Context: an optimization exercise on an open-source flow, tuned for small area, a short achievable clock period and few clock cycles per item. The choices shown serve that exercise and are no tape-out recipe. In this exercise RTL edits were held to simulation tests only and were not proved equivalent to the original.

Ports around the boundary:
Pins as bars across the die edge, other pins in gray.
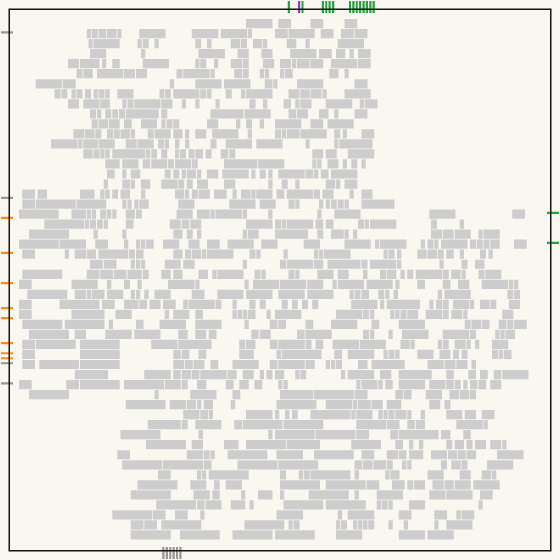
Sizing map:
The bar under the picture is 50 um long.
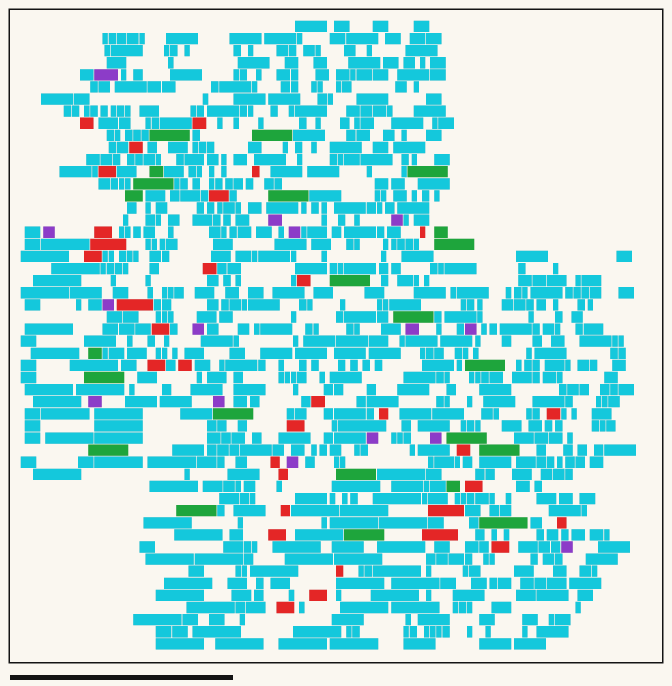
Wiring by layer:
The bar under the picture is 50 um long.
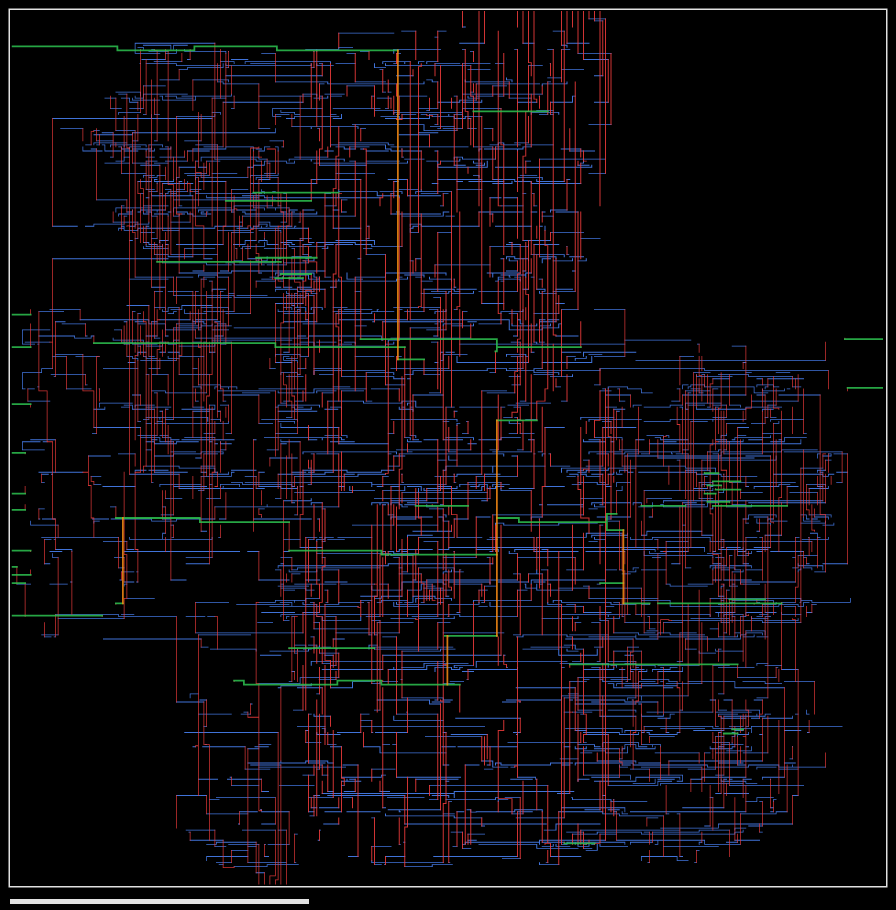
$ cat config.mk
export PLATFORM = sky130hd
export DESIGN_NAME = accelerator
export DESIGN_NICKNAME = accelerator
export VERILOG_FILES = /design/flow/design.v
export SDC_FILE = /design/flow/constraint.sdc
export NUM_CORES = 4
export LEC_CHECK = 0
export CAP_MARGIN = 20
export CORE_MARGIN = 2
export CORE_UTILIZATION = 40
export SLEW_MARGIN = 20
$ cat constraint.sdc
create_clock -name core_clock -period 4.0 [get_ports {clk_i}]
set_input_delay 0.8000 -clock core_clock [delete_from_list [all_inputs] [get_ports {clk_i}]]
set_output_delay 0.8000 -clock core_clock [all_outputs]
set_load 0.01 [all_outputs]
$ cat design.v
`timescale 1ns / 1ps
module mult (
	input clk_i,
	input rst_i ,
	input [7 : 0] a_bi,
	input [7 : 0] b_bi,
	output busy_o,
	output reg [15 : 0] y_bo
);
	localparam IDLE = 1'b0;
	localparam WORK = 1'b1;
	reg [2 : 0] ctr;
	wire [2 : 0] end_step;
	wire [7 : 0] part_sum;
	wire [15 : 0] shifted_part_sum;
	reg [7 : 0] a, b;
	reg [15 : 0] part_res;
	reg state;
	assign part_sum = a & {8{b[ctr]}} ;
	assign shifted_part_sum = part_sum << ctr ;
	assign end_step = (ctr == 3'h7);
	assign busy_o = rst_i | state;
	always @(posedge clk_i)
		if (rst_i) begin
			ctr <= 0;
			part_res <= 0;
			y_bo <= 0;
			state <= WORK;
			a <= a_bi;
			b <= b_bi;
		end else begin
			case (state)
				IDLE: y_bo <= part_res;
				WORK:
					begin
						if (end_step) begin
							state <= IDLE;
							y_bo <= part_res;
						end
						part_res <= part_res + shifted_part_sum;
						ctr <= ctr + 1;
					end
			endcase
		end
endmodule
`timescale 1ns / 1ps
module cbrt (
	input clk_i,
	input rst_i ,
	input [7 : 0] a_bi,
	output busy_o,
	output reg [2 : 0] y_bo
);
	localparam IDLE = 3'b000;
	localparam STATE1 = 3'b001;
	localparam STATE2 = 3'b010;
	localparam STATE3 = 3'b011;
	localparam STATE4 = 3'b100;
	localparam STATE5 = 3'b101;
	localparam STATE6 = 3'b110;
	localparam STATE7 = 3'b111;
	reg [7 : 0] a;
	reg [2 : 0] r, m;
	reg [7 : 0] t;
	reg [2 : 0] state;
	reg [2 : 0] state_next;
	reg [7:0] mult2_i1;
    reg [7:0] mult2_i2;
    wire [15:0] mult2_out;
    reg mult2_reset;
    wire mult2_busy;
    mult mult2(
        .clk_i(clk_i),
        .rst_i(mult2_reset),
        .a_bi(mult2_i1),
        .b_bi(mult2_i2),
        .busy_o(mult2_busy),
        .y_bo(mult2_out)
    );
	assign busy_o = rst_i | (state != 0);
	always @(posedge clk_i) 
        if (rst_i) begin
            state <= STATE1;
        end else begin
            state <= state_next;
        end
    always @* begin
        case(state)
            IDLE: state_next = IDLE;
            STATE1: state_next = (m != 0) ? STATE2 : IDLE;
            STATE2: state_next = mult2_busy ? STATE2 : STATE3;
            STATE3: state_next = mult2_busy ? STATE3 : STATE4;
            STATE4: state_next = STATE1;
            default: state_next = IDLE;
        endcase
    end
    always @(posedge clk_i) begin
        if (rst_i) begin
            a <= a_bi;
            t <= 0;
            r <= 0;
            m <= 4;
            y_bo <= 0;
            mult2_reset <= 0;
        end else begin
	        case (state)
	            IDLE:
	                begin
                        y_bo <= r;
	                end
	            STATE1:
	                begin
	                   y_bo <= r;
	                   if (|m) begin
	                       mult2_reset <= 1;
	                       mult2_i1 <= r | m;
	                       mult2_i2 <= r | m;
	                   end
	                end
	            STATE2:
	                begin
	                    if (mult2_busy) begin
	                        mult2_reset <= 0;
	                    end else begin
	                        mult2_reset <= 1;
	                        mult2_i1 <= mult2_out;
	                        mult2_i2 <= r | m;
	                    end
	                end
	            STATE3:
	                begin
	                    mult2_reset <= 0;
	                    if (!mult2_busy) begin
	                        if (a == mult2_out) begin
	                            r <= r | m;
	                            m <= 0;
	                        end else if (a > mult2_out) begin
	                            r <= r | m;
	                        end
	                    end
	                end
	            STATE4:
	                begin
	                    if (m >= 1) begin
	                        m <= m >> 1;
	                    end
	                 end
	        endcase
        end
    end
endmodule
`timescale 1ns / 1ps
module accelerator(
	input rst_i,
	input clk_i,
	input [7 : 0] a_in,
	input [7 : 0] b_in,
	output busy_out,
	output reg [15 : 0] y_out
);
    reg [7 : 0] a, b;
    reg [1 : 0] state, state_next;
    localparam IDLE = 2'b00;
    localparam WORK1 = 2'b01;
    localparam WORK2 = 2'b10;
    localparam WORK3 = 2'b11;
    wire [2:0] cbrt1_out;
    reg cbrt1_reset;
    wire cbrt1_busy;
    cbrt cbrt1(
        .clk_i(clk_i),
        .rst_i(cbrt1_reset),
        .a_bi(b),
        .busy_o(cbrt1_busy),
        .y_bo(cbrt1_out)
    );
    wire [15:0] mult1_out;
    reg mult1_reset;
    wire mult1_busy;
    mult mult1(
    	.clk_i(clk_i),
    	.rst_i(mult1_reset),
    	.a_bi(a),
    	.b_bi(a),
    	.busy_o(mult1_busy),
    	.y_bo(mult1_out)
    );
    assign busy_out = rst_i | (state != 0);
    always @(posedge clk_i) 
        if (rst_i) begin
            state <= WORK1;
        end else begin
            state <= state_next;
        end
    always @* begin
        case(state)
            IDLE: state_next = IDLE;
            WORK1: state_next = WORK2;
            WORK2: state_next = (mult1_busy | cbrt1_busy) ? WORK2 : WORK3;
            WORK3: state_next = IDLE;
        endcase
    end
    always @(posedge clk_i) begin
        if (rst_i) begin
            a <= a_in;
            b <= b_in;
            y_out <= 0;
            mult1_reset <= 0;
            cbrt1_reset <= 0;
        end else begin
            case (state)
                IDLE:
                    begin
                        y_out <= cbrt1_out + mult1_out;
                    end
                WORK1:
                    begin
                        mult1_reset <= 1;
                        cbrt1_reset <= 1;
                    end
                WORK2:
                    begin
                        if (mult1_busy) begin
                            mult1_reset <= 0;
                        end
                        if (cbrt1_busy) begin
                            cbrt1_reset <= 0;
                        end
                    end
                WORK3:
                    begin
                        y_out <= cbrt1_out + mult1_out;
                    end
            endcase
        end
    end
endmodule
$ cat run.sh
#!/bin/bash
# synth_recipe.tcl (not shown) runs the flow's synth.tcl, then flattens the netlist and writes it again
# the make line also repeats each setting of config.mk as NAME=value (left out here)
make -C /OpenROAD-flow-scripts/flow DESIGN_CONFIG=/design/flow/config.mk WORK_HOME=/design/flow/orfs CLKGATE_MAP_FILE= SYNTH_SCRIPT=/design/flow/synth_recipe.tcl finish
==> flow_metrics.env <==
export IMPL_synthesis_instances=863
export IMPL_max_stage_delay_ns=0.70
export IMPL_tritoncts="done"
export IMPL_wl_met1_um=8230
export IMPL_synth_top_family_by_area="simple AND/OR/NAND/NOR gates"
export IMPL_seq_share_pct=40.2
export IMPL_irDropWorstVdd_mv=0.320
export IMPL_final_cell_mix="nand2_1 (113), dfxtp_1 (105), nor2_1 (89)"
export IMPL_p_clk_share_pct=22.2
export IMPL_first_pass_iters=4
export IMPL_seq_cell_count=159
export IMPL_insertion_delay_ns=0.44
export IMPL_nNetsFinal=955
export IMPL_path_cells="mux2i_1, o2bb2ai_1, nand2b_1, nor4b_1, ha_1, fa_1, a211oi_1, o21bai_1, o22a_1, a31o_2, xnor2_1, o21ai_1"
export IMPL_nFillCells=1887
export IMPL_cp_startpoint="cbrt1.mult2.ctr[1]$_SDFFE_PP0P_"
export IMPL_gr_usage_met3_pct=4.09
export IMPL_die_area_um2=21500
export IMPL_buffer_area_share_pct=4.32
export IMPL_cp_depth=12
export IMPL_drt_first_iter_violations=326
export IMPL_gr_total_overflow=0
export IMPL_muxShareOfSynthArea_pct=6.75
export IMPL_path_class="reg -> reg"
export IMPL_yosys_top_cells_area="dfxtp_1 (26%), edfxtp_1 (20%), ha_1 (7.7%)"
export IMPL_power_density_nw_per_um2=758
export IMPL_yosysUniqueCellTypes=64
export IMPL_crit_end="cbrt1.mult2.part_res[14]$_SDFFE_PP0P_"
export IMPL_r2r_slack_ns=0.67
export IMPL_status="complete, no violations"
export IMPL_grt_pass1_vias=5663
export IMPL_yosys_area_top_type_share_pct=25.9
export IMPL_grtUsageMet2_pct=25.1
export IMPL_seqPwrFrac_pct=36.8
export IMPL_hpwlAfterDp_um=11900
export IMPL_drt_total_wl_um=16400
export IMPL_hold_ws_ns=0.412
export IMPL_drive_gt1_share_pct=7.92
export IMPL_clk_share_pct=6.09
export IMPL_largest_cell_class="multi-input combinational cells"
export IMPL_wl_met2_um=7470
export IMPL_cts_hold_buf=0
export IMPL_hold_depth=0
export IMPL_slew_violations=0
export IMPL_fin_crit_sh_pct=83.3
export IMPL_synth_edf_count=54
export IMPL_crit_path_end_kind="flop"
export IMPL_grt_usage_pct=16.0
export IMPL_p_sw_w=0.00273
export IMPL_multi_input_area_um2=4140
export IMPL_inverters=25
export IMPL_synth_fa_ha_area_share_pct=8.44
export IMPL_drc_errors=0
export IMPL_pre_cts_ws_ns=0.707
export IMPL_cts_resized=0
export IMPL_synthArstFlopShare_pct=0
export IMPL_syn_area_um2=8120
export IMPL_p_total_w=0.00702
export IMPL_ys_top_cells_by_count="nand2_1 (113), dfxtp_1 (105), nor2_1 (89)"
export IMPL_switching_share_pct=38.9
export IMPL_clk_path_buf_depth=2
export IMPL_fin_skew_ns=0.0127
export IMPL_final_common_cell="nand2_1"
export IMPL_grt_max_degree=47
export IMPL_final_antenna_net_count=0
export IMPL_r2r_cells=12
export IMPL_via_per_inst=5.07
export IMPL_relSlewSlack_pct=36.7
export IMPL_finalSetupViolCount=0
export IMPL_cts_htree_levels=4
export IMPL_period_minus_slack_ns=3.33
export IMPL_initial_core_util_pct=40.4
export IMPL_synth_xor_area_share_pct=3.56
export IMPL_yosysTopAreaCell="dfxtp_1"
export IMPL_cp_data_required_time_ns=4.32
export IMPL_seq_power_w=0.00258
export IMPL_root_buffer="clkbuf_16"
export IMPL_hp_class="reg -> reg"
export IMPL_worst_slew_pin_slew_ns=0.949
export IMPL_min_to="cbrt1.mult2.a[5]$_DFFE_PP_"
export IMPL_synth_area_per_cell_um2=9.41
export IMPL_path_delay_family="compound AO/OA/AOI/OAI gates"
export IMPL_post_cts_buffers=0
Testbench counts, summed over its fixed seeds: cycles 114,584, items 1,600.
-- 'ports around the boundary' (at the start) --
| color | port | pins | direction | edge |
|---|---|---|---|---|
| green | y_out | 16 | output | 14 top, 2 right |
| orange | a_in | 8 | input | left |
| purple | busy_out | 1 | output | top |
all pins by edge: 15 top, 12 left, 6 bottom, 2 right
Die W: 146 um
Die Y: 146 um
# port buffers: 34

-- 'sizing map' (at the start) --
| color | size | cells | share |
|---|---|---|---|
| cyan | drive 1 or less | 826 | 92% |
| purple | drive 3 to 4 | 15 | 1.7% |
| green | drive 6 and up | 23 | 2.6% |
| red | drive 2 | 33 | 3.7% |
synth-to-layout area growth: 14.0%
Final Cell Area: 9260 um2

-- 'wiring by layer' (at the start) --
| color | layer | wire length |
|---|---|---|
| green | met3 | 576 um |
| orange | met4 | 122 um |
| blue | met1 | 8230 um |
| red | met2 | 7470 um |

-- separate check: timing with driven ports --
Ports are ideal in the flow. The routed layout listed here was re-timed in OpenROAD. Step 1 sets driving cells, clkbuf_16 on the clock port and buf_2 on the other inputs (assumed; they add their load-dependent delay and slew). Step 2 adds t to the input delays and takes it off the output delays; t is the mean of the earliest and latest rising clock arrival at the registers after step 1. Input paths then give back, and output paths get back, about the clock's delay inside the block. Slacks: ideal ports / drivers / drivers and shift; pairs: ideal ports / drivers.
t, ns: 0.471
setup WS [ns]: 0.669 / 0.669 / 0.669
worst hold slack (ns): 0.412 / 0.412 / 0.412
slew at the worst register clock pin (ns): 0.07 / 0.07
After both steps setup and hold are still met in this run. The setup slack of this run moves by 0.000 ns with the drivers and by 0.000 ns with both steps.
